What follows belongs to an exercise in optimizing a design on an open flow for small area; a production flow would make more cautious choices.
Function was checked by simulation only, so behaviour that the tests miss may differ from the original.
Some runs may be left out. An edit can pass the tests and still lose a function that they never use.
Power and IR drop assume default switching activity.

==> flow/design.v <==
`timescale 1ns / 1ps
module vga(clk,rst_n,key_tick,yidong,disp_rgb,hsync,vsync,flag);
input       clk;
input       rst_n;
input       key_tick;
input [4:0] yidong;
input [0:0] flag;
output[11:0] disp_rgb;
output      hsync,
            vsync;
reg [4:0] hq;                            
reg [5:0] hr;                            
reg [3:0] vq;                            
reg [5:0] vr;                            
reg [3:0] cc, cr;                        
reg [3:0] ou, ot;                        
reg [99:0] o;                            
reg [99:0] k;                            
reg        over;
reg        xh;                           
reg        yg, yb;                       
reg [2:0]  dat;                          
function ge_h; input [4:0] q; input [5:0] r; input integer p;
  ge_h = (q > p/40) || (q == p/40 && r >= p%40);
endfunction
function ge_v; input [3:0] q; input [5:0] r; input integer p;
  ge_v = (q > p/40) || (q == p/40 && r >= p%40);
endfunction
function in_h; input [4:0] q; input [5:0] r; input integer lo; input integer hi;
  in_h = ge_h(q, r, lo) && !ge_h(q, r, hi+1);
endfunction
function in_v; input [3:0] q; input [5:0] r; input integer lo; input integer hi;
  in_v = ge_v(q, r, lo) && !ge_v(q, r, hi+1);
endfunction
wire h_end  = (hq == 5'd14) && (hr == 6'd19);      
wire hr_end = (hr == 6'd39);
always @(posedge clk) begin
  if (!rst_n) begin
    hq <= 5'd14; hr <= 6'd20;                       
    vq <= 4'd11; vr <= 6'd15;                       
  end else begin
    if (hr_end) begin
      hr <= 6'd0;
      hq <= (hq == 5'd19) ? 5'd0 : hq + 5'd1;
    end else
      hr <= hr + 6'd1;
    if (h_end) begin
      if (vq == 4'd13 && vr == 6'd4) begin
        vq <= 4'd0; vr <= 6'd0;
      end else if (vr == 6'd39) begin
        vr <= 6'd0; vq <= vq + 4'd1;
      end else
        vr <= vr + 6'd1;
    end
  end
end
wire brow = (vq <= 4'd9);                           
wire bcol = (hq <= 5'd9);
wire inb  = brow && bcol;
wire sh = brow && ((bcol && hr_end) ||
                   (hq >= 5'd15 && !(ot == vq && ou == 4'd0)));
always @(posedge clk) begin
  if (!rst_n) begin
    ou <= 4'd0; ot <= 4'd0;
  end else if (sh) begin
    if (ou == 4'd9) begin
      ou <= 4'd0;
      ot <= (ot == 4'd9) ? 4'd0 : ot + 4'd1;
    end else
      ou <= ou + 4'd1;
  end
end
wire       bu = (cc < ou);
wire [3:0] pu = bu ? cc + 4'd10 - ou : cc - ou;
wire [3:0] pt = (cr < ot + bu) ? cr + 4'd10 - ot - bu : cr - ot - bu;
wire key   = rst_n && key_tick;
wire place = key && (yidong == 5'b10000);
always @(posedge clk) begin
  if (!rst_n) begin
    cc <= 4'd0; cr <= 4'd0;
  end else if (key_tick) begin
    case (yidong)
      5'b00100: cc <= (cc == 4'd0) ? 4'd9 : cc - 4'd1;
      5'b01000: cc <= (cc == 4'd9) ? 4'd0 : cc + 4'd1;
      5'b00001: cr <= (cr == 4'd0) ? 4'd9 : cr - 4'd1;
      5'b00010: cr <= (cr == 4'd9) ? 4'd0 : cr + 4'd1;
      default: ;
    endcase
  end
end
wire [9:0] selu, selt;
genvar gi;
generate
  for (gi = 0; gi < 10; gi = gi + 1) begin : g_sel
    assign selu[gi] = (pu == gi);
    assign selt[gi] = place && (pt == gi);
  end
endgenerate
wire [99:0] n;                           
wire [99:0] u;                           
generate
  for (gi = 0; gi < 100; gi = gi + 1) begin : g_cell
    assign n[gi] = o[gi] | (selt[gi/10] & selu[gi%10]);
    assign u[gi] = o[gi] ? k[gi] : flag[0];
  end
endgenerate
always @(posedge clk) begin
  if (!rst_n)
    o <= 100'd0;
  else
    o <= sh ? {n[0], n[99:1]} : n;
  k <= sh ? {u[0], u[99:1]} : u;
end
wire s1_h = &{o[0], o[1], o[2], o[3], o[4]}     && &{k[0], k[1], k[2], k[3], k[4]};
wire s0_h = &{o[0], o[1], o[2], o[3], o[4]}     && ~|{k[0], k[1], k[2], k[3], k[4]};
wire s1_v = &{o[0], o[10], o[20], o[30], o[40]} && &{k[0], k[10], k[20], k[30], k[40]};
wire s0_v = &{o[0], o[10], o[20], o[30], o[40]} && ~|{k[0], k[10], k[20], k[30], k[40]};
wire s1_d = &{o[0], o[11], o[22], o[33], o[44]} && &{k[0], k[11], k[22], k[33], k[44]};
wire s0_d = &{o[0], o[11], o[22], o[33], o[44]} && ~|{k[0], k[11], k[22], k[33], k[44]};
wire s1_e = &{o[0], o[9], o[18], o[27], o[36]}  && &{k[0], k[9], k[18], k[27], k[36]};
wire s0_e = &{o[0], o[9], o[18], o[27], o[36]}  && ~|{k[0], k[9], k[18], k[27], k[36]};
wire ok_h = (hq <= 5'd5);
wire ok_v = (vq <= 4'd5);
wire ok_e = (hq >= 5'd4);
wire win = (ok_h && (s1_h || s0_h)) ||
           (ok_v && (s1_v || s0_v)) ||
           (ok_h && ok_v && (s1_d || s0_d)) ||
           (ok_e && ok_v && (s1_e || s0_e));
always @(posedge clk) begin
  if (!rst_n)
    over <= 1'b0;
  else if (inb && win)
    over <= 1'b1;
end
wire [4:0] adx = (hr >= 6'd20) ? hr - 6'd20 : 6'd20 - hr;
wire [4:0] ady = (vr >= 6'd20) ? vr - 6'd20 : 6'd20 - vr;
wire disc = ({5'd0, adx}*adx + {5'd0, ady}*ady) <= 10'd400;
wire hit   = inb && disc && (pu == 4'd0) && (pt == 4'd0);
wire stone = inb && disc && o[0];
always @(posedge clk) begin
  xh <= hit;
  if (!hit) begin
    yg <= !(stone && k[0]);
    yb <= !(stone && !k[0]);
  end
end
wire vgrid = (hr == 6'd21) && bcol;
wire vd = (in_h(hq, hr, 782, 799) || in_h(hq, hr, 0, 420)) && !vgrid;
wire hgrid = (vr == 6'd20) && brow;
wire hd = (in_v(vq, vr, 506, 524) || in_v(vq, vr, 0, 419)) && !hgrid;
wire zh = in_h(hq, hr, 21, 41) || in_h(hq, hr, 81, 101) || in_h(hq, hr, 141, 161) ||
          in_h(hq, hr, 201, 221) || in_h(hq, hr, 261, 281) || in_h(hq, hr, 341, 361);
wire zon = (zh && in_v(vq, vr, 130, 290)) ||
           (in_h(hq, hr, 41, 161) && in_v(vq, vr, 270, 290)) ||
           (in_h(hq, hr, 281, 341) && in_v(vq, vr, 130, 150));
always @(posedge clk) begin
  if (over)
    dat <= {!zon, 1'b1, !zon};
  else
    dat <= {vd && hd && !xh, vd && hd && yg, vd && hd && yb};
end
wire hact = in_h(hq, hr, 723, 799) || in_h(hq, hr, 0, 562);
wire vact = in_v(vq, vr, 490, 524) || in_v(vq, vr, 0, 443);
wire act  = hact && vact;
assign disp_rgb = act ? {{4{dat[2]}}, {4{dat[1]}}, {4{dat[0]}}} : 12'h000;
assign hsync = !in_h(hq, hr, 580, 675);
assign vsync = !in_v(vq, vr, 455, 456);
endmodule
==> flow/run.sh <==
#!/bin/bash
# synth_recipe.tcl (not shown) runs the flow's synth.tcl, then flattens the netlist and writes it again
# the make line also repeats each setting of config.mk as NAME=value (left out here)
make -C /OpenROAD-flow-scripts/flow DESIGN_CONFIG=/design/flow/config.mk WORK_HOME=/design/flow/orfs CLKGATE_MAP_FILE= SYNTH_SCRIPT=/design/flow/synth_recipe.tcl finish
==> flow/config.mk <==
export PLATFORM = sky130hd
export DESIGN_NAME = vga
export DESIGN_NICKNAME = vga
export VERILOG_FILES = /design/flow/design.v
export SDC_FILE = /design/flow/constraint.sdc
export NUM_CORES = 8
export LEC_CHECK = 0
export CAP_MARGIN = 20
export CORE_MARGIN = 2
export CORE_UTILIZATION = 40
export SLEW_MARGIN = 20
==> flow/constraint.sdc <==
create_clock -name core_clock -period 40.0 [get_ports {clk}]
set_input_delay 8.0000 -clock core_clock [delete_from_list [all_inputs] [get_ports {clk}]]
set_output_delay 8.0000 -clock core_clock [all_outputs]
set_load 0.01 [all_outputs]
==> impl_metrics.json, run 1 <==
{
  "status": "timing/DRC/antenna clean",
  "vias_per_cell": 5.790,
  "hold_slack_ns": 0.4251,
  "cp_max_fo": 10,
  "drc_errors": 0,
  "synth_warnings": 1,
  "globalRouteOverflowTotal": 0,
  "grt_max_degree": 211,
  "cts.sinks": 244,
  "hold_end": "dat[2]",
  "cts_buffer_depth": 3,
  "nNetsFinal": 1897,
  "drive_gt1_frac": 0.04468,
  "cts_tree": "done",
  "relSlewSlack": 0.2604,
  "r2r-start": "vr[0]",
  "dr.pass1.iters": 5,
  "ff2ff_path_depth": 23,
  "timing.fmax_mhz": 87.70,
  "cts_root_buf": "clkbuf_16",
  "path_class": "reg -> out",
  "async_flop_share": 0,
  "place_congestion": 0.8511,
  "io_pins": 23,
  "ys_types": 75,
  "cts_setup_buffers": 0,
  "syn_nets": 1962,
  "crit_required_ns": 32.00,
  "syn_avg_cell_area_um2": 7.779,
  "hold_viol": 0,
  "synth_edf_count": 2,
  "syn_inst": 1858,
  "rows": 69,
  "timing.rr.end": "yb",
  "drtIter0Drc": 833,
  "wl_per_cell_um": 16.46,
  "area_growth_pct": 9.151,
  "final.period_utilization": 0.2851,
  "grt_pass1_wl_um": 62380,
  "slew_viol_final": 0,
  "max-cap-violations": 0,
  "rsz0062_at_grt": "false",
  "yosysTopAreaCell": "dfxtp_1",
  "dp_hpwl_um": 25080,
  "clk_pin_slew_ns": 0.06,
  "synth_area_mm2": 0.01445,
  "hold_start": "xh",
  "synth.ff_latch_count": 244,
  "yosysSeqAreaShare": 0.3394,
  "total_power_mw": 0.5399,
  "vdd_drop_max_mv": 0.03191,
  "antenna_found_initial": 0,
  "r2r_slack_ns": 32.70,
  "place_area_mm2": 0.01484,
  "worst_pin_slew_ns": 1.109,
  "htreeDepth": 1,
  "yosys_most_used_dff": "dfxtp_1",
  "die_area_mm2": 0.03767,
  "ant_nets": 0,
  "grt_pass1_vias": 12230,
  "yosysTopAreaCellShare": 0.3352,
  "end_kind": "output port",
  "grt_use_total": 0.1942,
  "finalSetupTns_ns": 0,
  "critPathLaunchType": "flop",
  "cp.arrival_ns": 3.40,
  "fin_area_mm2": 0.01578,
  "clk-insertion-delay-late_ns": 0.55
}
run 1: Yosys cell counts (all sizes together), types with 24 or more instances:
cell	count
a21oi	117
buf	46
clkbuf	83
dfxtp	242
fa	26
ha	69
inv	77
mux2i	39
nand2	223
nand3	384
nor2	81
nor3	24
o21ai	55
o22ai	93
xnor2	32
run 1: per-layer routing:
metal	up-vias	track usage	wire length, um
li1	6538	-	-
met1	6267	0.2592	17210
met2	301	0.3287	17730
met3	61	0.02313	1533
met4	0	0.05808	941
met5	-	0	0
run 1: per-stage QoR:
stage | util | worst slack, ns | std cells
6_report | 0.4435 | 28.60 | 2274
5_1_grt | 0.4435 | 28.25 | 2274
4_1_cts | 0.4428 | 28.56 | 2272
3_5_place_dp | 0.4173 | 28.94 | 2222
3_3_place_gp | 0.4173 | 28.98 | 2222
2_1_floorplan | - | 29.95 | 1858
run 1: how the worst max path moves through the flow:
| stage | from | to | slack [ns] | depth (start not counted) |
|---|---|---|---|---|
| after floorplan | vr[1] | disp_rgb[10] | 29.95 | 10 |
| after detailed placement | yidong[2] | o[79] | 28.94 | 8 |
| after global routing | vr[0] | disp_rgb[2] | 28.25 | 10 |
| final | vr[0] | disp_rgb[7] | 28.60 | 10 |
| after global placement | yidong[2] | o[79] | 28.98 | 8 |
| after CTS | vr[0] | disp_rgb[7] | 28.56 | 10 |
run 1: logic make-up (layout without fill, tap and decap cells):
family	count (synthesis)	count (layout)	share of synthesized area
adder cells (fa/ha/maj)	95	95	0.09575
multiplexers	42	42	0.02935
AO/OA/AOI/OAI	386	386	0.1708
AND/OR/NAND/NOR	841	841	0.2806
XOR/XNOR	43	43	0.02658
flip-flops	244	244	0.3394
buffers and inverters	207	162	0.05757
run 1: sequential cells by signal, summed over array words and instances (netlist names):
register and count:
k 100, o 100, hr 6, vr 6
hq 5, cc 4, cr 4, ot 4
ou 4, vq 4, dat 3, over 1
xh 1, yb 1, yg 1
run 1: placed cells by master, fill, tap and decap left out, types with 15 or more instances in the layout:
cell type	instances
a31oi_1	17
a21oi_1	117
o22ai_1	93
xnor2_1	31
nor3_1	24
and2_1	15
clkdlybuf4s50_1	21
fa_1	26
dfxtp_1	242
mux2i_1	39
nand2_1	221
nor2_1	79
nand2b_1	18
nand3_1	384
ha_1	69
clkbuf_16	28
nor2b_1	16
o21ai_0	55
inv_1	77
run 1: final cells by class:
type / count / area [um^2]
Clock inverter: 6 / 46.29
Tap cell: 461 / 576.8
Fill cell: 3596 / 19790
Multi-Input combinational cell: 1407 / 8763
Inverter: 78 / 292.8
Sequential cell: 244 / 4905
Timing Repair Buffer: 34 / 330.3
Clock buffer: 44 / 860.8
run 1: critical path, cell delays in order (launching register included):
cell and delay, ns:
dfxtp_1 0.41, inv_1 0.18, ha_1 0.22, nand2b_1 0.09, a2111oi_0 0.42, mux2i_1 0.16
nor2_1 0.12, o31ai_1 0.08, a31oi_1 0.37, and2_1 0.25, clkdlybuf4s50_1 0.56
run 1: where the power goes:
group	switching, mW	total [mW]	internal [mW]
sequential	0.00431	0.254	0.249
combinational	0.0226	0.0364	0.0138
clock	0.103	0.250	0.147
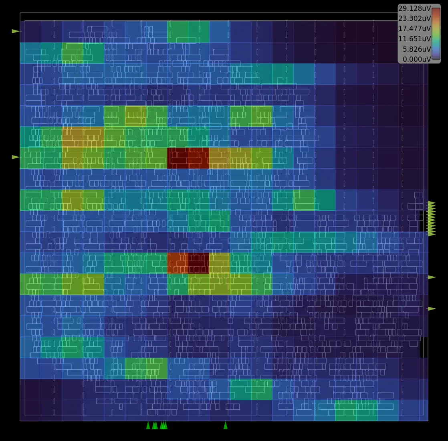
Figure 1: run 1, IR drop over the die.
power density over cell area: 34.22 mW/mm^2
Psw: 0.1299 mW
Int Pwr: 0.4100 mW

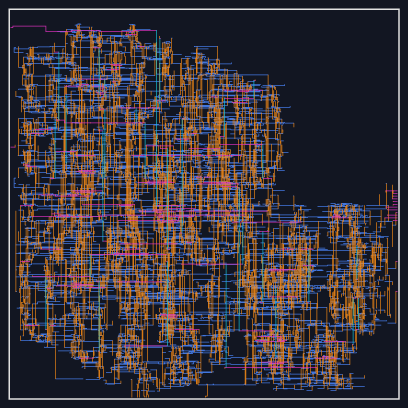
Figure 2: run 1, wiring by layer.
Drawn at 2 px/um.
| color | layer | wire length |
|---|---|---|
| orange | metal 2 | 17700 um |
| blue | metal 1 | 17200 um |
| magenta | metal 3 | 1530 um |
| cyan | metal 4 | 942 um |
routed via count: 13170
DRT Wirelength: 37420 um

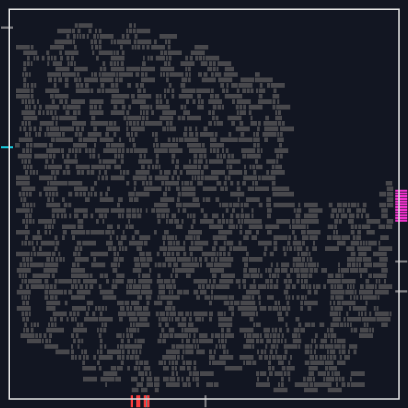
Figure 3: run 1, I/O pins on the die edge.
Drawn at 2 px/um. Pins as bars across the die edge, other pins in gray.
| color | port | pins | direction | edge |
|---|---|---|---|---|
| magenta | `disp_rgb` | 12 | output | right |
| cyan | `flag` | 1 | input | left |
| red | `yidong` | 5 | input | bottom |
all pins by edge: 14 right, 7 bottom, 2 left
PortBufs: 22
chip width: 194.1 um
Die H: 194.1 um

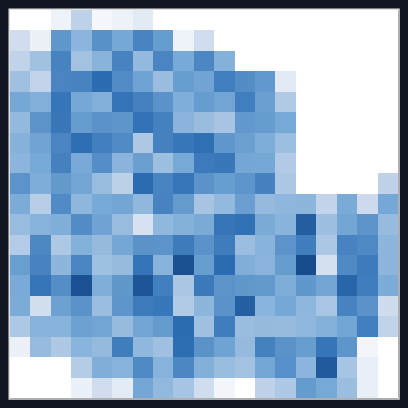
Figure 4: run 1, cell area per tile.
Drawn at 2 px/um. The die is cut into 19 by 19 equal tiles; white is low, dark blue is high, 0 to 100% covered.
emptiest ninth of the die: upper right
mean over tiles: 40%
tiles over 75% full: 3.6%
nearly empty tiles: 19%
densest ninth of the die: center
final core occ: 0.4435
Initial Util: 0.4063
core area: 0.03557 mm^2

Figure 5. The metal 3 layer (run 1).
Drawn at 3 px/um.
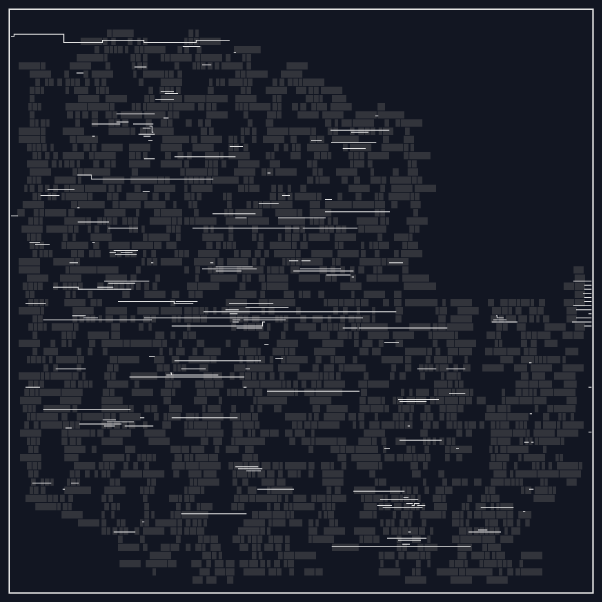

## Run 2: what changed since run 1
--- a/flow/design.v
+++ b/flow/design.v
@@ -13,9 +13,9 @@
 reg [3:0] vq;                            
 reg [5:0] vr;                            
 reg [3:0] cc, cr;                        
-reg [3:0] ou, ot;                        
-reg [99:0] o;                            
-reg [99:0] k;                            
+reg [3:0] pu, pt;                        
+wire [99:0] o;                           
+wire [99:0] k;                           
 reg        over;
 reg        xh;                           
 reg        yg, yb;                       
@@ -58,34 +58,40 @@
 wire bcol = (hq <= 5'd9);
 wire inb  = brow && bcol;
 wire sh = brow && ((bcol && hr_end) ||
-                   (hq >= 5'd15 && !(ot == vq && ou == 4'd0)));
-always @(posedge clk) begin
-  if (!rst_n) begin
-    ou <= 4'd0; ot <= 4'd0;
-  end else if (sh) begin
-    if (ou == 4'd9) begin
-      ou <= 4'd0;
-      ot <= (ot == 4'd9) ? 4'd0 : ot + 4'd1;
-    end else
-      ou <= ou + 4'd1;
-  end
-end
-wire       bu = (cc < ou);
-wire [3:0] pu = bu ? cc + 4'd10 - ou : cc - ou;
-wire [3:0] pt = (cr < ot + bu) ? cr + 4'd10 - ot - bu : cr - ot - bu;
+                   (hq >= 5'd15 && hr < 6'd18 && vr != 6'd0));
 wire key   = rst_n && key_tick;
 wire place = key && (yidong == 5'b10000);
+wire mv_l = key && (yidong == 5'b00100);
+wire mv_r = key && (yidong == 5'b01000);
+wire mv_u = key && (yidong == 5'b00001);
+wire mv_d = key && (yidong == 5'b00010);
+wire wl = (cc == 4'd0);
+wire wr = (cc == 4'd9);
+wire wu = (cr == 4'd0);
+wire wd = (cr == 4'd9);
 always @(posedge clk) begin
   if (!rst_n) begin
     cc <= 4'd0; cr <= 4'd0;
-  end else if (key_tick) begin
-    case (yidong)
-      5'b00100: cc <= (cc == 4'd0) ? 4'd9 : cc - 4'd1;
-      5'b01000: cc <= (cc == 4'd9) ? 4'd0 : cc + 4'd1;
-      5'b00001: cr <= (cr == 4'd0) ? 4'd9 : cr - 4'd1;
-      5'b00010: cr <= (cr == 4'd9) ? 4'd0 : cr + 4'd1;
-      default: ;
-    endcase
+  end else begin
+    if (mv_l) cc <= wl ? 4'd9 : cc - 4'd1;
+    if (mv_r) cc <= wr ? 4'd0 : cc + 4'd1;
+    if (mv_u) cr <= wu ? 4'd9 : cr - 4'd1;
+    if (mv_d) cr <= wd ? 4'd0 : cr + 4'd1;
+  end
+end
+wire [4:0] su = {1'b0, pu} + (mv_r ? 5'd1 : 5'd0) - (mv_l ? 5'd1 : 5'd0) - (sh ? 5'd1 : 5'd0);
+wire       cu_n = su[4];                 
+wire       cu_p = !su[4] && (su[3:0] >= 4'd10);
+wire [3:0] pu_n = cu_n ? su[3:0] + 4'd10 : cu_p ? su[3:0] - 4'd10 : su[3:0];
+wire [4:0] st = {1'b0, pt} + ((mv_d || (mv_l && wl)) ? 5'd1 : 5'd0)
+                           - ((mv_u || (mv_r && wr)) ? 5'd1 : 5'd0)
+                           + (cu_p ? 5'd1 : 5'd0) - (cu_n ? 5'd1 : 5'd0);
+wire [3:0] pt_n = st[4] ? st[3:0] + 4'd10 : (st[3:0] >= 4'd10) ? st[3:0] - 4'd10 : st[3:0];
+always @(posedge clk) begin
+  if (!rst_n) begin
+    pu <= 4'd0; pt <= 4'd0;
+  end else begin
+    pu <= pu_n; pt <= pt_n;
   end
 end
 wire [9:0] selu, selt;
@@ -96,21 +102,20 @@
     assign selt[gi] = place && (pt == gi);
   end
 endgenerate
-wire [99:0] n;                           
-wire [99:0] u;                           
+wire rst   = !rst_n;
+wire shn   = !sh;
+wire flagn = !flag[0];
+wire [99:0] kb;                          
+wire [19:0] nb0, u0;                     
+assign k = ~kb;
 generate
-  for (gi = 0; gi < 100; gi = gi + 1) begin : g_cell
-    assign n[gi] = o[gi] | (selt[gi/10] & selu[gi%10]);
-    assign u[gi] = o[gi] ? k[gi] : flag[0];
+  for (gi = 0; gi < 20; gi = gi + 1) begin : g_blk
+    vga_ring5 u_blk(.clk(clk), .rst(rst), .sh(sh), .shn(shn),
+                    .we_t(selt[gi/2]), .we_u(selu[(gi%2)*5 +: 5]), .flagn(flagn),
+                    .nb_nx(nb0[(gi+1)%20]), .u_nx(u0[(gi+1)%20]),
+                    .o(o[gi*5 +: 5]), .kb(kb[gi*5 +: 5]), .nb0(nb0[gi]), .u0(u0[gi]));
   end
 endgenerate
-always @(posedge clk) begin
-  if (!rst_n)
-    o <= 100'd0;
-  else
-    o <= sh ? {n[0], n[99:1]} : n;
-  k <= sh ? {u[0], u[99:1]} : u;
-end
 wire s1_h = &{o[0], o[1], o[2], o[3], o[4]}     && &{k[0], k[1], k[2], k[3], k[4]};
 wire s0_h = &{o[0], o[1], o[2], o[3], o[4]}     && ~|{k[0], k[1], k[2], k[3], k[4]};
 wire s1_v = &{o[0], o[10], o[20], o[30], o[40]} && &{k[0], k[10], k[20], k[30], k[40]};
@@ -134,7 +139,34 @@
 end
 wire [4:0] adx = (hr >= 6'd20) ? hr - 6'd20 : 6'd20 - hr;
 wire [4:0] ady = (vr >= 6'd20) ? vr - 6'd20 : 6'd20 - vr;
-wire disc = ({5'd0, adx}*adx + {5'd0, ady}*ady) <= 10'd400;
+reg [4:0] wmax;
+always @(*) begin
+  case (ady)
+    5'd0: wmax = 5'd20;
+    5'd1: wmax = 5'd19;
+    5'd2: wmax = 5'd19;
+    5'd3: wmax = 5'd19;
+    5'd4: wmax = 5'd19;
+    5'd5: wmax = 5'd19;
+    5'd6: wmax = 5'd19;
+    5'd7: wmax = 5'd18;
+    5'd8: wmax = 5'd18;
+    5'd9: wmax = 5'd17;
+    5'd10: wmax = 5'd17;
+    5'd11: wmax = 5'd16;
+    5'd12: wmax = 5'd16;
+    5'd13: wmax = 5'd15;
+    5'd14: wmax = 5'd14;
+    5'd15: wmax = 5'd13;
+    5'd16: wmax = 5'd12;
+    5'd17: wmax = 5'd10;
+    5'd18: wmax = 5'd8;
+    5'd19: wmax = 5'd6;
+    5'd20: wmax = 5'd0;
+    default: wmax = 5'd0;
+  endcase
+end
+wire disc = (ady <= 5'd20) && (adx <= wmax);
 wire hit   = inb && disc && (pu == 4'd0) && (pt == 4'd0);
 wire stone = inb && disc && o[0];
 always @(posedge clk) begin
@@ -166,3 +198,26 @@
 assign hsync = !in_h(hq, hr, 580, 675);
 assign vsync = !in_v(vq, vr, 455, 456);
 endmodule
+module vga_ring5(clk, rst, sh, shn, we_t, we_u, flagn, nb_nx, u_nx, o, kb, nb0, u0);
+input        clk, rst, sh, shn, we_t, flagn, nb_nx, u_nx;
+input  [4:0] we_u;
+output [4:0] o, kb;
+output       nb0, u0;
+reg    [4:0] o, kb;
+wire   [5:0] nb, u;
+assign nb[5] = nb_nx;
+assign u[5]  = u_nx;
+assign nb0   = nb[0];
+assign u0    = u[0];
+genvar i;
+generate
+  for (i = 0; i < 5; i = i + 1) begin : g_pos
+    assign nb[i] = !(o[i] | (we_t & we_u[i]));
+    assign u[i]  = !(o[i] ? kb[i] : flagn);
+    always @(posedge clk) begin
+      o[i]  <= !((sh & nb[i+1]) | (shn & nb[i]) | rst);
+      kb[i] <= !((sh & u[i+1]) | (shn & u[i]));
+    end
+  end
+endgenerate
+endmodule
--- a/flow/config.mk
+++ b/flow/config.mk
@@ -8,4 +8,9 @@
 export CAP_MARGIN = 20
 export CORE_MARGIN = 2
 export CORE_UTILIZATION = 40
+export CTS_BUF_LIST = sky130_fd_sc_hd__clkbuf_16
+export CTS_CLUSTER_DIAMETER = 100
+export CTS_CLUSTER_SIZE = 24
 export SLEW_MARGIN = 20
+export SYNTH_HIERARCHICAL = 1
+export SYNTH_MINIMUM_KEEP_SIZE = 0
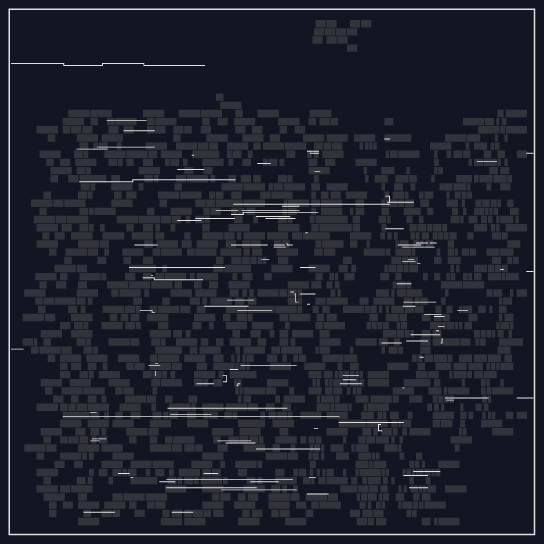
Figure 6: run 2, the metal 3 layer.
Drawn at 3 px/um.
longest straight run: 92.0 um
nets with wire on the layer: 69
routed via count: 9509
DRT Wirelength: 28730 um

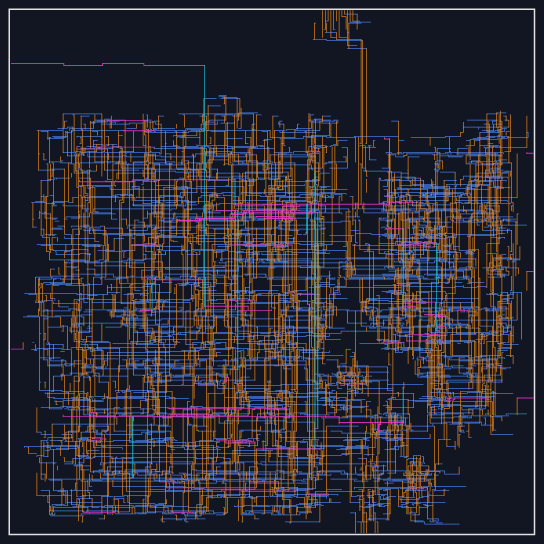
Figure 7: run 2, wiring by layer.
Drawn at 3 px/um.
| color | layer | wire length |
|---|---|---|
| magenta | metal 3 | 1080 um |
| blue | metal 1 | 13700 um |
| cyan | metal 4 | 552 um |
| orange | metal 2 | 13400 um |
wire per inst: 18.25 um
Total GRT Usage: 0.1852

==> impl_metrics.json, run 2 <==
{
  "cp.arrival_ns": 13.13,
  "synth_mux_area_frac": 0.09343,
  "p_clk_frac": 0.296,
  "coreArea_mm2": 0.02870,
  "dr.pass1.iters": 6,
  "reg.largest.list": "g_blk.u_blk.kb (100), g_blk.u_blk.o (100)",
  "r2r_slack_ns": 33.35,
  "htreeDepth": 1,
  "rsz0062_at_grt": "false",
  "hold_start": "yg",
  "hold-path-cell-count": 1,
  "hold_end": "dat[1]",
  "die_area_mm2": 0.03047,
  "synth_top_family_by_area": "compound AO/OA/AOI/OAI gates",
  "dp_hpwl_um": 18020,
  "clk-insertion-delay-late_ns": 0.49,
  "io_pins": 23,
  "yosys.cell_count.top_type": "dfxtp_1",
  "place_congestion": 0.8083,
  "max-cap-violations": 0,
  "vias_per_cell": 6.041,
  "regArea_mm2": 0.004825,
  "ff2ff_path_depth": 22,
  "async_flop_share": 0,
  "clock_skew_ns": 0.01913,
  "ys_types": 90,
  "drive_gt1_frac": 0.05126,
  "port_buffers": 22,
  "die_w_um": 174.6,
  "yosysTopAreaCell": "dfxtp_1",
  "crit_required_ns": 40.40,
  "timing.rr.end": "pt[2]",
  "p_sw_mw": 0.1511,
  "worst_path_largest_cell_delay_ns": 0.54,
  "ant_nets": 0,
  "path_class": "in -> reg",
  "layout_common_cells": "dfxtp_1 (238), a21oi_1 (134), mux2i_1 (105), a221oi_1 (105), a22oi_1 (101)",
  "p_comb_frac": 0.200,
  "cts_root_buf": "clkbuf_16",
  "clk_pin_slew_ns": 0.10,
  "synth_area_mm2": 0.01164,
  "relSlewSlack": 0.2879,
  "nNetsFinal": 1250,
  "cts_tree": "done",
  "end_kind": "flop",
  "cts.sinks": 240,
  "vdd_drop_max_mv": 0.02356,
  "hold_viol": 0,
  "globalRouteOverflowTotal": 0,
  "grt_pass1_wl_um": 47020,
  "cts-buffers-inserted": 14,
  "cp_max_fo": 19,
  "drc_errors": 0,
  "p_seq_frac": 0.503,
  "ys_top_cells_by_area": "dfxtp_1 (41%), mux2i_1 (9.0%), a221oi_1 (7.9%)",
  "synth_xor_area_frac": 0.01129,
  "synth_edf_count": 2,
  "syn_inst": 1209,
  "yosys_most_used_dff": "dfxtp_1",
  "start_util": 0.4054,
  "intPower_mw": 0.3553,
  "rows": 62,
  "p_per_area_mw_per_mm2": 40.46,
  "yosysTopAreaCellShare": 0.4094,
  "r2r-start": "hq[0]",
  "grt_max_degree": 110,
  "die_h_um": 174.6,
  "timing.fmax_mhz": 78.60,
  "synth-simple-area-share": 0.09666,
  "grt_pass1_vias": 8705,
  "final_common_cell": "dfxtp_1",
  "synthAdderAreaFrac": 0.06128,
  "ctsResizeCount": 0,
  "status": "timing/DRC/antenna clean",
  "cts_setup_buffers": 0,
  "syn_nets": 1272,
  "critPathLaunchType": "primary input",
  "min_period_ns": 12.72,
  "total_power_mw": 0.5064,
  "yosysSeqAreaShare": 0.4146,
  "synth_warnings": 8,
  "fillers": 2826,
  "synth-compound-area-share": 0.2761,
  "multi_input_area_mm2": 0.006272,
  "leakage_nw": 4.410,
  "drtIter0Drc": 804,
  "cts_hold_buf": 0,
  "n_antenna_cell": 0,
  "worst_pin_slew_ns": 1.060,
  "switching_share": 0.2984,
  "final.period_utilization": 0.3181,
  "worstPathCellList": "clkdlybuf4s50_1 > buf_4 > and2_1 > nand4b_1 > inv_1 > fa_1 > inv_1 > ha_1 > ha_1 > a21oi_1 > o21bai_1 > xnor2_1 > fa_1 > fa_1 > ha_1 > fa_1 > ha_1 > o21ai_0 > a221oi_1",
  "cts_buffer_depth": 3,
  "finalSetupTns_ns": 0,
  "syn_avg_cell_area_um2": 9.626,
  "area_growth_pct": 7.548,
  "yosys-top-cells-count": "dfxtp_1 (238), a21oi_1 (134), a221oi_1 (105), mux2i_1 (105), a22oi_1 (101)",
  "slew_viol_final": 0,
  "slowest_stage": "fa_1",
  "synth.ff_latch_count": 240,
  "setup_viol": 0,
  "hp-class": "reg -> reg",
  "antenna_found_initial": 0
}
-- run 2: changes by cell type after synthesis, moves of 40 or more --
cell	previous run	this run
a221oi_1	2	105
a22oi_1	4	101
mux2i_1	39	105
nand2_1	223	48
nand3_1	384	9
o21ai_0	55	15
o22ai_1	93	0
-- run 2: power by group through the flow --
stage               registers [mW]  logic (mW)  clock network, mW
finish                       0.255       0.101              0.150
global route                 0.256       0.116              0.166
CTS                          0.255       0.102              0.156
detailed placement           0.260       0.101                  0
global placement             0.260      0.0974                  0
floorplan                    0.258      0.0750                  0
-- run 2: how the worst max path moves through the flow --
| stage | endpoint | slack (ns) | from | cells after the start |
|---|---|---|---|---|
| 2_1_floorplan | pt[3] | 27.64 | rst_n | 19 |
| 3_3_place_gp | pt[2] | 26.92 | rst_n | 19 |
| 3_5_place_dp | pt[2] | 26.76 | rst_n | 19 |
| 4_1_cts | pt[2] | 27.30 | rst_n | 19 |
| 5_1_grt | pt[2] | 26.96 | rst_n | 19 |
| 6_report | pt[2] | 27.28 | rst_n | 19 |
-- run 2: Yosys stat by module (local to each module, per instance) --
module	times used	cells	flip-flops and latches
vga_ring5	20	32	10
vga	1	569	40
-- run 2: through the flow --
step	cell area (um^2)	setup WS, ns	util	hold slack, ns	cells
floorplan	11640	27.64	-	0.4193	1209
global placement	12100	26.92	0.4216	0.4456	1555
detailed placement	12100	26.76	0.4216	0.4414	1555
CTS	12510	27.30	0.4359	0.4632	1574
global route	12520	26.96	0.4361	0.4735	1574
finish	12520	27.28	0.4361	0.4564	1574
-- run 2: final cells by class --
class,count,share of cell area
inverter,55,0.01699
clock buffer,15,0.02999
sequential,240,0.3855
timing repair buffer,34,0.02509
multi-input combinational,842,0.5011
clock inverter,4,0.002899
tap,384,0.03839
-- run 2: cell families after synthesis --
group / count (synthesis)
muxes: 107
AOI/OAI and AO/OA: 454
DFF: 240
and+or+nand+nor: 212
buffers and inverters: 127
adders and majority gates: 54
xor gates and xnor gates: 15
-- run 2: metal layers --
metal,global-route usage,vias to the layer above,routed length [um],share of wire
met1,0.2609,4645,13720,0.48
met4,0.04618,0,551,0.019
met2,0.3056,202,13370,0.47
met5,0,-,0,0
met3,0.01784,35,1075,0.037
li1,-,4627,-,-
-- run 2: critical path, delay by kind of cell --
kind | cells | cell delay, ns
xor gates and xnor gates | 1 | 0.46
and+or+nand+nor | 2 | 0.46
adders and majority gates | 8 | 2.87
AOI/OAI and AO/OA | 4 | 0.58
buffers and inverters | 4 | 0.75
## Run 3: what changed since run 2
==> flow/flow/run.sh (new file) <==
#!/bin/bash
# standard layout, unchanged; each step's output goes to its own log
ls -la > ls.log 2>&1
bash standard.sh > standard.log 2>&1
==> flow/standard.sh (new file) <==
#!/bin/bash
# synth_recipe.tcl (not shown) runs the flow's synth.tcl, then flattens the netlist and writes it again
# the make line also repeats each setting of config.mk as NAME=value (left out here)
make -C /OpenROAD-flow-scripts/flow DESIGN_CONFIG=/design/flow/config.mk WORK_HOME=/design/flow/orfs CLKGATE_MAP_FILE= SYNTH_SCRIPT=/design/flow/synth_recipe.tcl "${@:-finish}"
removed: flow/run.sh
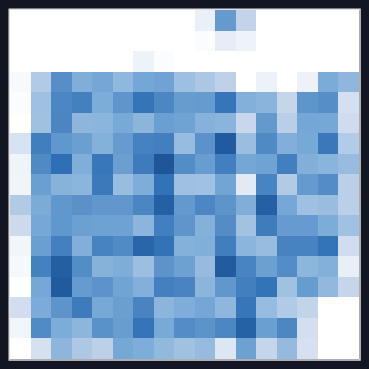
Figure 8: run 3, cell area per tile.
Drawn at 2 px/um. The die is cut into 17 by 17 equal tiles; white is low, dark blue is high, 0 to 100% covered.
final core occ: 0.4361
Initial Util: 0.4054
core area: 0.02870 mm^2

==> impl_metrics.json, run 3 <==
{
  "reg.largest.list": "g_blk.u_blk.kb (100), g_blk.u_blk.o (100)",
  "yosysTopAreaCellShare": 0.4094,
  "synth_mux_area_frac": 0.09343,
  "dp_hpwl_um": 18020,
  "yosys.cell_count.top_type": "dfxtp_1",
  "r2r_slack_ns": 33.35,
  "port_buffers": 22,
  "clock_skew_ns": 0.01913,
  "wl_per_cell_um": 18.25,
  "cts.sinks": 240,
  "min_period_ns": 12.72,
  "cp_max_fo": 19,
  "hp-class": "reg -> reg",
  "hold_viol": 0,
  "total_power_mw": 0.5064,
  "yosysTopAreaCell": "dfxtp_1",
  "setup_ws_ns": 27.28,
  "die_area_mm2": 0.03047,
  "slew_viol_final": 0,
  "grt_max_degree": 110,
  "nNetsFinal": 1250,
  "placedCellCount": 1555,
  "clk-insertion-delay-late_ns": 0.49,
  "cts_buffer_depth": 3,
  "globalRouteOverflowTotal": 0,
  "timing.fmax_mhz": 78.60,
  "cts_hold_buf": 0,
  "grt_use_total": 0.1852,
  "layout_common_cells": "dfxtp_1 (238), a21oi_1 (134), mux2i_1 (105), a221oi_1 (105), a22oi_1 (101)",
  "synth_edf_count": 2,
  "synth-compound-area-share": 0.2761,
  "async_flop_share": 0,
  "syn_nets": 1272,
  "cts_tree": "done",
  "rsz0062_at_grt": "false",
  "cts_setup_buffers": 0,
  "n_antenna_cell": 0,
  "crit_required_ns": 40.40,
  "clk_pin_slew_ns": 0.10,
  "grt_pass1_vias": 8705,
  "final.period_utilization": 0.3181,
  "die_h_um": 174.6,
  "ys_top_cells_by_area": "dfxtp_1 (41%), mux2i_1 (9.0%), a221oi_1 (7.9%)",
  "syn_inst": 1209,
  "setup_viol": 0,
  "regArea_mm2": 0.004825,
  "synthAdderAreaFrac": 0.06128,
  "vdd_drop_max_mv": 0.02356,
  "drc_errors": 0,
  "synth_warnings": 8,
  "num_vias": 9509,
  "yosys_most_used_dff": "dfxtp_1",
  "status": "timing/DRC/antenna clean",
  "antenna_found_initial": 0,
  "synth.ff_latch_count": 240,
  "instances_no_fill": 1574,
  "path_class": "in -> reg",
  "end_kind": "flop",
  "yosys-top-cells-count": "dfxtp_1 (238), a21oi_1 (134), a221oi_1 (105), mux2i_1 (105), a22oi_1 (101)",
  "cts_root_buf": "clkbuf_16",
  "worst_pin_slew_ns": 1.060,
  "drive_gt1_frac": 0.05126,
  "htreeDepth": 1,
  "max-cap-violations": 0,
  "routed_wl_um": 28730,
  "synth_area_mm2": 0.01164,
  "leakage_nw": 4.410,
  "critPathLaunchType": "primary input",
  "multi_input_area_mm2": 0.006272,
  "io_pins": 23,
  "area_growth_pct": 7.548,
  "ys_types": 90,
  "synth_top_family_by_area": "compound AO/OA/AOI/OAI gates",
  "synth-simple-area-share": 0.09666,
  "drtIter0Drc": 804,
  "final_common_cell": "dfxtp_1",
  "synth_xor_area_frac": 0.01129,
  "die_w_um": 174.6,
  "syn_avg_cell_area_um2": 9.626,
  "place_congestion": 0.8083,
  "dp_slack_ns": 26.76,
  "rows": 62,
  "ant_nets": 0,
  "vias_per_cell": 6.041,
  "grt_pass1_wl_um": 47020,
  "cp.arrival_ns": 13.13,
  "relSlewSlack": 0.2879,
  "yosysSeqAreaShare": 0.4146,
  "cts-buffers-inserted": 14,
  "finalSetupTns_ns": 0,
  "fillers": 2826,
  "dr.pass1.iters": 6
}
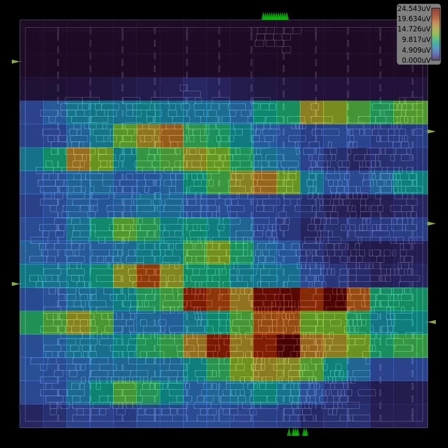
Figure 9: run 3, IR drop over the die.
power density over cell area: 40.46 mW/mm^2
Int Pwr: 0.3553 mW

==> run 3: area by class of cell <==
| type | instances | share of cell area |
|---|---|---|
| well taps | 384 | 0.03839 |
| inverters | 55 | 0.01699 |
| flip-flops and latches | 240 | 0.3855 |
| multi-input cells | 842 | 0.5011 |
| clock inverters | 4 | 0.002899 |
| clock buffers | 15 | 0.02999 |
| repair buffers | 34 | 0.02509 |
==> run 3: routing by layer <==
| metal | track usage | wire [um] | vias to the layer above |
|---|---|---|---|
| met1 | 0.2609 | 13720 | 4645 |
| met3 | 0.01784 | 1075 | 35 |
| met4 | 0.04618 | 551 | 0 |
| met2 | 0.3056 | 13370 | 202 |
| li1 | - | - | 4627 |
| met5 | 0 | 0 | - |
==> run 3: cells by family after synthesis <==
kind of cell,after synthesis
xor+xnor,15
compound gates,454
mux,107
flops,240
buf+inv,127
fa+ha+maj,54
simple gates,212
==> run 3: path summary, 6_finish.rpt <==
| path | start | endpoint | depth (start not counted) |
|---|---|---|---|
| setup / recovery | rst_n | pt[2] | 19 |
| hold reg to reg | yg | dat[1] | 1 |
| setup reg to reg | hq[0] | pt[2] | 22 |
| hold / removal | yg | dat[1] | 1 |
==> run 3: worst max-delay path, cell delays in order <==
cell and delay (ns):
clkdlybuf4s50_1 0.40, buf_4 0.22, and2_1 0.20, nand4b_1 0.26, inv_1 0.09, fa_1 0.48
inv_1 0.04, ha_1 0.17, ha_1 0.20, a21oi_1 0.15, o21bai_1 0.09, xnor2_1 0.46
fa_1 0.54, fa_1 0.43, ha_1 0.22, fa_1 0.49, ha_1 0.34, o21ai_0 0.10
a221oi_1 0.24
==> run 3: metrics by stage <==
step / util / area, um^2 / hold WS (ns)
2_1_floorplan: - / 11640 / 0.4193
3_3_place_gp: 0.4216 / 12100 / 0.4456
3_5_place_dp: 0.4216 / 12100 / 0.4414
4_1_cts: 0.4359 / 12510 / 0.4632
5_1_grt: 0.4361 / 12520 / 0.4735
6_report: 0.4361 / 12520 / 0.4564
==> run 3: power by group <==
part           switching (mW)  total (mW)  internal (mW)  leakage [nW]
logic                  0.0633       0.101         0.0382          2.23
clock network          0.0810       0.150         0.0690         0.202
registers             0.00678       0.255          0.248          1.97
==> run 3: Yosys stat by module (local to each module, per instance) <==
| module | flip-flops and latches | cell area (um^2) | cells | times used |
|---|---|---|---|---|
| vga | 40 | 4355 | 569 | 1 |
| vga_ring5 | 10 | 364.1 | 32 | 20 |
Figure 10. I/O pins on the die edge (run 3).
Drawn at 3 px/um. Pins as bars across the die edge, other pins in gray.
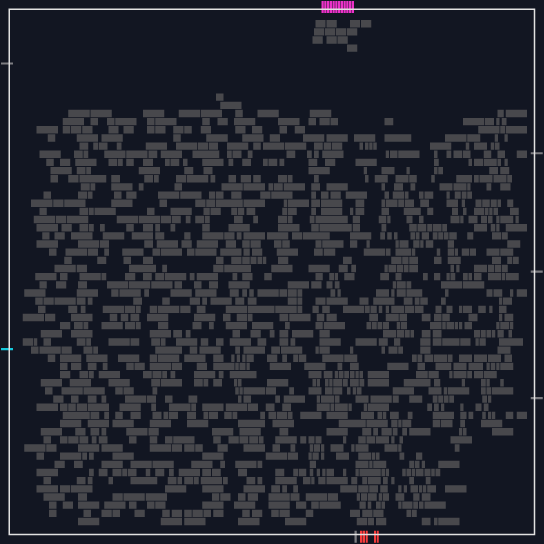

## Run 4: what changed since run 3
==> flow/run.sh (new file) <==
#!/bin/bash
# synth_recipe.tcl (not shown) runs the flow's synth.tcl, then flattens the netlist and writes it again
# the make line also repeats each setting of config.mk as NAME=value (left out here)
make -C /OpenROAD-flow-scripts/flow DESIGN_CONFIG=/design/flow/config.mk WORK_HOME=/design/flow/orfs CLKGATE_MAP_FILE= SYNTH_SCRIPT=/design/flow/synth_recipe.tcl finish
--- a/flow/config.mk
+++ b/flow/config.mk
@@ -8,9 +8,6 @@
 export CAP_MARGIN = 20
 export CORE_MARGIN = 2
 export CORE_UTILIZATION = 40
-export CTS_BUF_LIST = sky130_fd_sc_hd__clkbuf_16
-export CTS_CLUSTER_DIAMETER = 100
-export CTS_CLUSTER_SIZE = 24
 export SLEW_MARGIN = 20
 export SYNTH_HIERARCHICAL = 1
 export SYNTH_MINIMUM_KEEP_SIZE = 0
removed: flow/flow/run.sh
removed: flow/standard.sh
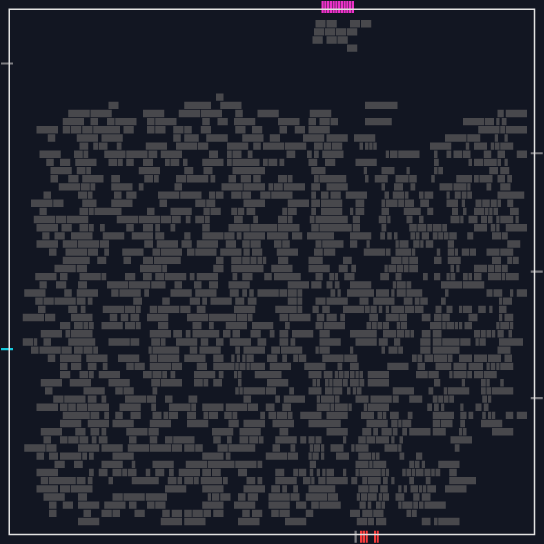
Figure 11: run 4, I/O pins on the die edge.
Drawn at 3 px/um. Pins as bars across the die edge, other pins in gray.
chip width: 174.6 um
Die H: 174.6 um

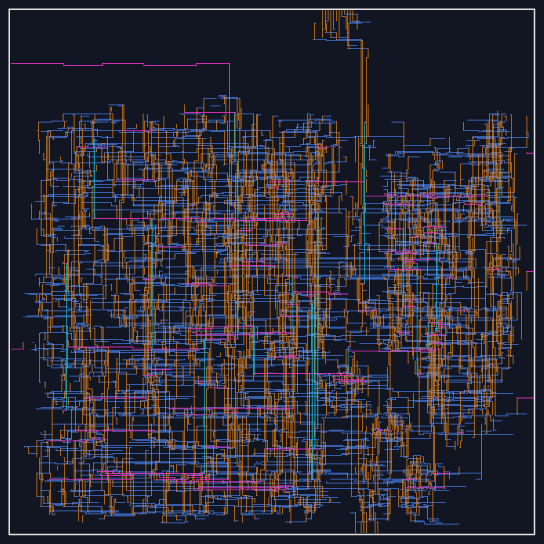
Figure 12: run 4, wiring by layer.
Drawn at 3 px/um.
| color | layer | wire length |
|---|---|---|
| cyan | metal 4 | 799 um |
| orange | metal 2 | 13600 um |
| magenta | metal 3 | 1170 um |
| blue | metal 1 | 13900 um |
wire per inst: 18.34 um
routed via count: 9645
Total GRT Usage: 0.1895
DRT Wirelength: 29410 um

==> impl_metrics.json, run 4 <==
{
  "htreeDepth": 1,
  "vias_per_cell": 6.013,
  "yosysTopAreaCell": "dfxtp_1",
  "synth_edf_count": 2,
  "antenna_found_initial": 0,
  "utilization": 0.4554,
  "syn_nets": 1272,
  "hold_viol": 0,
  "dp_slack_ns": 26.76,
  "drtIter0Drc": 868,
  "finalSetupTns_ns": 0,
  "drive_gt1_frac": 0.07295,
  "die_area_mm2": 0.03047,
  "total_power_mw": 0.6245,
  "crit_required_ns": 40.45,
  "port_buffers": 22,
  "drc_errors": 0,
  "vdd_drop_max_mv": 0.03310,
  "cts-buffers-inserted": 27,
  "ys_types": 90,
  "rsz0062_at_grt": "false",
  "final_common_cell": "dfxtp_1",
  "relSlewSlack": 0.2704,
  "multi_input_area_mm2": 0.006272,
  "cts_buffer_depth": 3,
  "placedCellCount": 1555,
  "regArea_mm2": 0.004825,
  "start_util": 0.4054,
  "worstPathCellList": "clkdlybuf4s50_1 > buf_4 > and2_1 > nand4b_1 > inv_1 > fa_1 > ha_1 > inv_1 > ha_1 > a21oi_1 > o21bai_1 > xnor2_1 > fa_1 > fa_1 > ha_1 > fa_1 > ha_1 > o21ai_0 > a221oi_1",
  "end_kind": "flop",
  "cp.arrival_ns": 13.14,
  "clk_pin_slew_ns": 0.06,
  "cts_hold_buf": 0,
  "cts.sinks": 240,
  "coreArea_mm2": 0.02870,
  "min_period_ns": 12.68,
  "max-cap-violations": 0,
  "final.period_utilization": 0.3171,
  "dr.pass1.iters": 5,
  "nNetsFinal": 1263,
  "reg.largest.list": "g_blk.u_blk.kb (100), g_blk.u_blk.o (100)",
  "synth.ff_latch_count": 240,
  "layout_common_cells": "dfxtp_1 (238), a21oi_1 (134), mux2i_1 (105), a221oi_1 (105), a22oi_1 (101)",
  "slew_viol_final": 0,
  "dp_hpwl_um": 18020,
  "worst_pin_slew_ns": 1.094,
  "globalRouteOverflowTotal": 0,
  "p_per_area_mw_per_mm2": 47.78,
  "async_flop_share": 0,
  "ctsResizeCount": 0,
  "crit_family": "adder cells",
  "setup_ws_ns": 27.32,
  "yosysSeqAreaShare": 0.4146,
  "ant_nets": 0,
  "clk-insertion-delay-late_ns": 0.56,
  "crit_buf_inv": 4,
  "grtUsageMet3": 0.02393,
  "use_met2": 0.3097,
  "syn_avg_cell_area_um2": 9.626,
  "grt_pass1_wl_um": 47920,
  "slowest_stage": "fa_1",
  "synth_warnings": 8,
  "yosys.cell_count.top_type": "dfxtp_1",
  "place_congestion": 0.8083,
  "instances_no_fill": 1604,
  "critPathLaunchType": "primary input",
  "cts_tree": "done",
  "yosys_most_used_dff": "dfxtp_1",
  "worst_path_largest_cell_delay_ns": 0.54,
  "rows": 62,
  "timing.fmax_mhz": 78.84,
  "place_area_mm2": 0.01210,
  "grt_max_degree": 110,
  "grt.met1_usage": 0.2633,
  "synth_area_mm2": 0.01164,
  "cts_setup_buffers": 0,
  "ys_top_cells_by_area": "dfxtp_1 (41%), mux2i_1 (9.0%), a221oi_1 (7.9%)",
  "hp-class": "reg -> reg",
  "status": "timing/DRC/antenna clean",
  "clock_skew_ns": 0.01498,
  "cp_max_fo": 19,
  "io_pins": 23,
  "yosys-top-cells-count": "dfxtp_1 (238), a21oi_1 (134), a221oi_1 (105), mux2i_1 (105), a22oi_1 (101)",
  "syn_inst": 1209,
  "setup_viol": 0,
  "area_growth_pct": 12.32,
  "hold_slack_ns": 0.4470,
  "leakage_nw": 4.681,
  "fin_area_mm2": 0.01307,
  "grt.busiest_layer": "met2",
  "n_antenna_cell": 0,
  "cts_root_buf": "clkbuf_16",
  "path_class": "in -> reg",
  "fillers": 2777,
  "grt_pass1_vias": 8852,
  "yosysTopAreaCellShare": 0.4094
}
## run 4: worst paths after layout
check	cells past startpoint	start	to	slack (ns)
hold reg to reg	1	yg	dat[1]	0.45
hold / removal	1	yg	dat[1]	0.45
setup reg to reg	22	hq[0]	pt[2]	33.33
setup / recovery	19	rst_n	pt[2]	27.32
## run 4: metal layers
layer / vias to the layer above / part of all wire
li1: 4667 / -
met1: 4693 / 0.47
met2: 232 / 0.46
met3: 53 / 0.040
met4: 0 / 0.027
met5: - / 0
## run 4: area by class of cell
cell class / instances / area share
tap: 384 / 0.03676
timing repair buffer: 34 / 0.02403
clock inverter: 12 / 0.01407
clock buffer: 37 / 0.05992
inverter: 55 / 0.01627
sequential: 240 / 0.3691
multi-input combinational: 842 / 0.4799
## run 4: logic make-up (layout without fill, tap and decap cells)
kind of cell / Yosys count / after routing / synth area share
and+or+nand+nor: 212 / 212 / 0.09666
adders and majority gates: 54 / 54 / 0.06128
DFF: 240 / 240 / 0.4146
xor gates and xnor gates: 15 / 15 / 0.01129
muxes: 107 / 107 / 0.09343
buffers and inverters: 127 / 138 / 0.04666
AOI/OAI and AO/OA: 454 / 454 / 0.2761
## run 4: Yosys stat by module, one instance, submodules excluded
module	cells	flops+latches	area, um^2	copies in the design
vga	569	40	4355	1
vga_ring5	32	10	364.1	20
## run 4: power breakdown
part	switching [mW]	total, mW	internal [mW]
clock	0.104	0.268	0.163
sequential	0.00668	0.255	0.248
combinational	0.0635	0.102	0.0381
Figure 13. IR drop over the die (run 4).
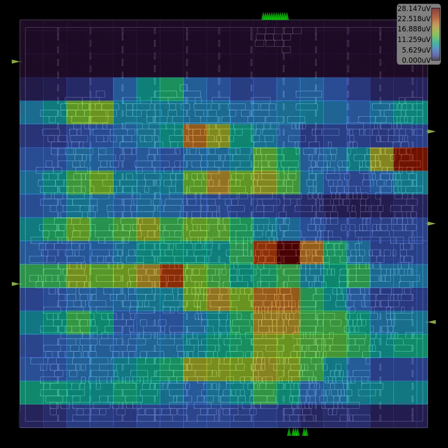

## Run 5: what changed since run 4
--- a/flow/config.mk
+++ b/flow/config.mk
@@ -7,7 +7,10 @@
 export LEC_CHECK = 0
 export CAP_MARGIN = 20
 export CORE_MARGIN = 2
-export CORE_UTILIZATION = 40
+export CORE_UTILIZATION = 65
+export CTS_BUF_LIST = sky130_fd_sc_hd__clkbuf_8
+export CTS_CLUSTER_DIAMETER = 60
+export CTS_CLUSTER_SIZE = 14
 export SLEW_MARGIN = 20
 export SYNTH_HIERARCHICAL = 1
 export SYNTH_MINIMUM_KEEP_SIZE = 0
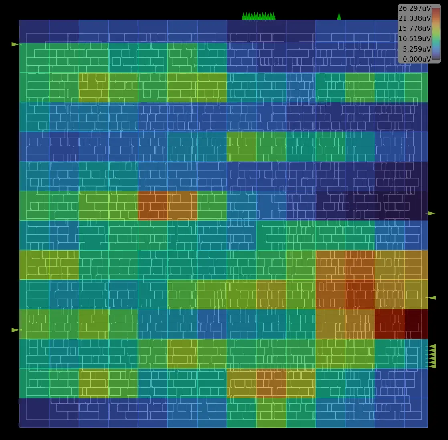
Figure 14: run 5, IR drop over the die.
total design power: 0.4967 mW
power density over cell area: 40.36 mW/mm^2
Int Pwr: 0.3419 mW
Psw: 0.1547 mW

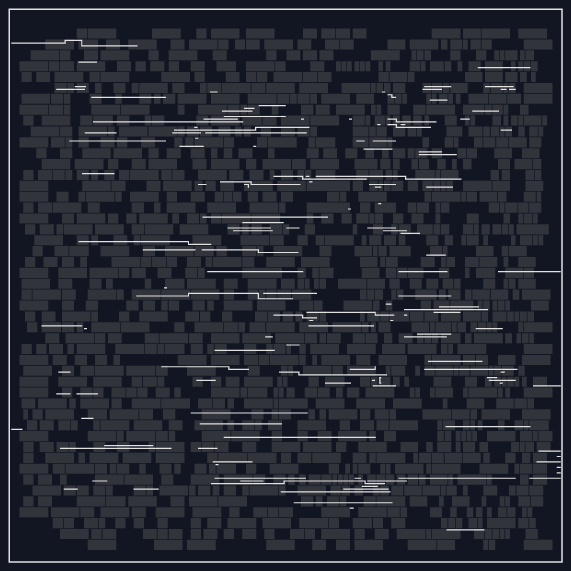
Figure 15: run 5, the metal 3 layer.
Drawn at 4 px/um.
share of all routed wire: 5.1%
wire length on this layer: 1410 um
longest straight run: 37.7 um
nets with wire on the layer: 79
DRT Wirelength: 27780 um
routed via count: 9707

==> impl_metrics.json, run 5 <==
{
  "hold_end": "dat[0]",
  "grt_use_total": 0.2864,
  "drc_errors": 0,
  "syn_inst": 1209,
  "yosys-top-cells-count": "dfxtp_1 (238), a21oi_1 (134), a221oi_1 (105), mux2i_1 (105), a22oi_1 (101)",
  "synth.ff_latch_count": 240,
  "syn_avg_cell_area_um2": 9.626,
  "synth_edf_count": 2,
  "ant_nets": 0,
  "cts_root_buf": "clkbuf_8",
  "critPathLaunchType": "primary input",
  "cp.arrival_ns": 13.67,
  "cp_max_fo": 19,
  "end_kind": "flop",
  "p_seq_frac": 0.514,
  "synth_area_mm2": 0.01164,
  "min_period_ns": 13.22,
  "final_common_cell": "dfxtp_1",
  "area_growth_pct": 5.731,
  "clk-insertion-delay-late_ns": 0.57,
  "die_h_um": 137.8,
  "max-cap-violations": 0,
  "ff2ff_path_depth": 22,
  "ys_top_cells_by_area": "dfxtp_1 (41%), mux2i_1 (9.0%), a221oi_1 (7.9%)",
  "clk_pin_slew_ns": 0.09,
  "drive_gt1_frac": 0.06005,
  "reg.largest.list": "g_blk.u_blk.kb (100), g_blk.u_blk.o (100)",
  "yosysTopAreaCell": "dfxtp_1",
  "drtIter0Drc": 992,
  "rsz0062_at_grt": "false",
  "cts_buffer_depth": 3,
  "rows": 48,
  "hold_start": "yb",
  "dp_hpwl_um": 17440,
  "die_w_um": 137.8,
  "cts_setup_buffers": 0,
  "status": "timing/DRC/antenna clean",
  "ys_types": 90,
  "ctsResizeCount": 0,
  "final.period_utilization": 0.3305,
  "hold-path-cell-count": 1,
  "yosys_most_used_dff": "dfxtp_1",
  "path_class": "in -> reg",
  "finalSetupTns_ns": 0,
  "switching_share": 0.3115,
  "vias_per_cell": 6.817,
  "layout_common_cells": "dfxtp_1 (238), a21oi_1 (134), mux2i_1 (105), a221oi_1 (105), a22oi_1 (101)",
  "coreArea_mm2": 0.01742,
  "async_flop_share": 0,
  "htreeDepth": 1,
  "cts.sinks": 240,
  "globalRouteOverflowTotal": 0,
  "die_area_mm2": 0.01899,
  "clock_skew_ns": 0.03515,
  "syn_nets": 1272,
  "grt_pass1_wl_um": 44080,
  "setup_viol": 0,
  "n_antenna_cell": 0,
  "r2r_slack_ns": 33.48,
  "timing.fmax_mhz": 75.64,
  "dr.pass1.iters": 6,
  "yosys.cell_count.top_type": "dfxtp_1",
  "yosysTopAreaCellShare": 0.4094,
  "nNetsFinal": 1258,
  "cts_hold_buf": 0,
  "slew_viol_final": 0,
  "cts_tree": "done",
  "synth_warnings": 8,
  "r2r-start": "hq[0]",
  "antenna_found_initial": 0,
  "hp-class": "reg -> reg",
  "grt_pass1_vias": 8658,
  "yosysSeqAreaShare": 0.4146,
  "port_buffers": 22,
  "cts-buffers-inserted": 22,
  "worst_pin_slew_ns": 1.192,
  "wl_per_cell_um": 19.51,
  "leakage_nw": 4.409,
  "grt_max_degree": 115,
  "relSlewSlack": 0.1991,
  "p_clk_frac": 0.280,
  "hold_viol": 0,
  "timing.rr.end": "pt[2]",
  "io_pins": 23,
  "vdd_drop_max_mv": 0.04554,
  "start_util": 0.6682,
  "place_congestion": 0.8782,
  "crit_required_ns": 40.45,
  "p_comb_frac": 0.206
}
-- run 5: power by group through the flow --
stage          Clock, mW  Combinational, mW  Sequential, mW
2_1_floorplan          0             0.0750           0.258
3_3_place_gp           0             0.0947           0.260
3_5_place_dp           0              0.101           0.260
4_1_cts            0.140              0.102           0.255
5_1_grt            0.148              0.116           0.256
6_report           0.139              0.102           0.255
-- run 5: cells by family after synthesis --
| kind of cell | count (synthesis) | share of synthesized area |
|---|---|---|
| AO/OA/AOI/OAI | 454 | 0.2761 |
| buffers and inverters | 127 | 0.04666 |
| AND/OR/NAND/NOR | 212 | 0.09666 |
| XOR/XNOR | 15 | 0.01129 |
| adder cells (fa/ha/maj) | 54 | 0.06128 |
| flip-flops | 240 | 0.4146 |
| multiplexers | 107 | 0.09343 |
-- run 5: per-stage QoR --
| stage | hold slack [ns] | utilization | setup slack [ns] | cell area (um^2) | cells |
|---|---|---|---|---|---|
| floorplan | 0.4193 | - | 27.64 | 11640 | 1209 |
| global placement | 0.4744 | 0.6829 | 26.42 | 11890 | 1395 |
| detailed placement | 0.4731 | 0.6829 | 26.23 | 11890 | 1395 |
| CTS | 0.4931 | 0.7044 | 26.82 | 12270 | 1423 |
| global route | 0.5085 | 0.7065 | 26.34 | 12300 | 1424 |
| finish | 0.4935 | 0.7065 | 26.78 | 12300 | 1424 |
-- run 5: metal layers --
metal / global-route usage / vias to the layer above / share of wire
met5: 0 / - / 0
met3: 0.03753 / 58 / 0.051
met2: 0.4710 / 262 / 0.47
met1: 0.3962 / 4763 / 0.45
li1: - / 4624 / -
met4: 0.08107 / 0 / 0.024
-- run 5: modules after synthesis, one instance, submodules excluded --
module | cells inside | cell area, um^2
vga_ring5 | 32 | 364.1
vga | 569 | 4355
-- run 5: worst max path at each step --
stage / startpoint / to
after global placement: rst_n / pt[2]
after floorplan: rst_n / pt[3]
after detailed placement: rst_n / pt[2]
after global routing: rst_n / pt[2]
final: rst_n / pt[2]
after CTS: rst_n / pt[2]
-- run 5: critical path, cell delays in order --
cell             delay [ns]
clkdlybuf4s50_1        0.88
and2_1                 0.42
nand4b_1               0.26
inv_1                  0.09
fa_1                   0.49
inv_1                  0.04
ha_1                   0.18
ha_1                   0.21
a21oi_1                0.13
o21bai_1               0.09
xnor2_1                0.49
fa_1                   0.55
fa_1                   0.44
ha_1                   0.22
fa_1                   0.48
ha_1                   0.33
o21ai_0                0.10
a221oi_1               0.26
-- run 5: layout make-up --
| type | count | area (um^2) |
|---|---|---|
| Clock buffer | 24 | 330.3 |
| Sequential cell | 240 | 4825 |
| Clock inverter | 4 | 43.79 |
| Fill cell | 1416 | 5112 |
| Multi-Input combinational cell | 842 | 6277 |
| Timing Repair Buffer | 34 | 334.1 |
| Inverter | 55 | 212.7 |
| Tap cell | 225 | 281.5 |

separate check: timing with driven ports:
No port has a modelled driver above. Below, the same layouts with a new extraction and two added sets of constraints.
Step 1 (the two cells are an assumption about what drives the block):
set clk [get_ports {clk}]
set_driving_cell -lib_cell sky130_fd_sc_hd__clkbuf_16 $clk
set_driving_cell -lib_cell sky130_fd_sc_hd__buf_2 [delete_from_list [all_inputs] $clk]
Step 2 adds t to the input delays and takes it off the output delays; t is the mean of the earliest and latest rising clock arrival at the registers after step 1. Input paths then give back, and output paths get back, about the clock's delay inside the block.
Three values: ideal ports, drivers, drivers and shift; two values: the first two.
run | t (ns) | setup slack, ns | worst setup path at the end | latest minus earliest clock arrival (ns)
run 1 | 0.599 | 28.597 / 28.543 / 28.911 | input to register | 0.012 / 0.012
run 2 | 0.534 | 27.277 / 27.302 / 26.769 | input to register | 0.019 / 0.019
run 3 | 0.534 | 27.277 / 27.302 / 26.769 | input to register | 0.019 / 0.019
run 4 | 0.599 | 27.316 / 27.340 / 26.742 | input to register | 0.016 / 0.015
run 5 | 0.595 | 26.779 / 26.799 / 26.204 | input to register | 0.036 / 0.036
After both steps every run listed still meets setup and hold. The setup slack of run 5, which loses most, moves by +0.020 ns with the drivers and by -0.575 ns with both steps.
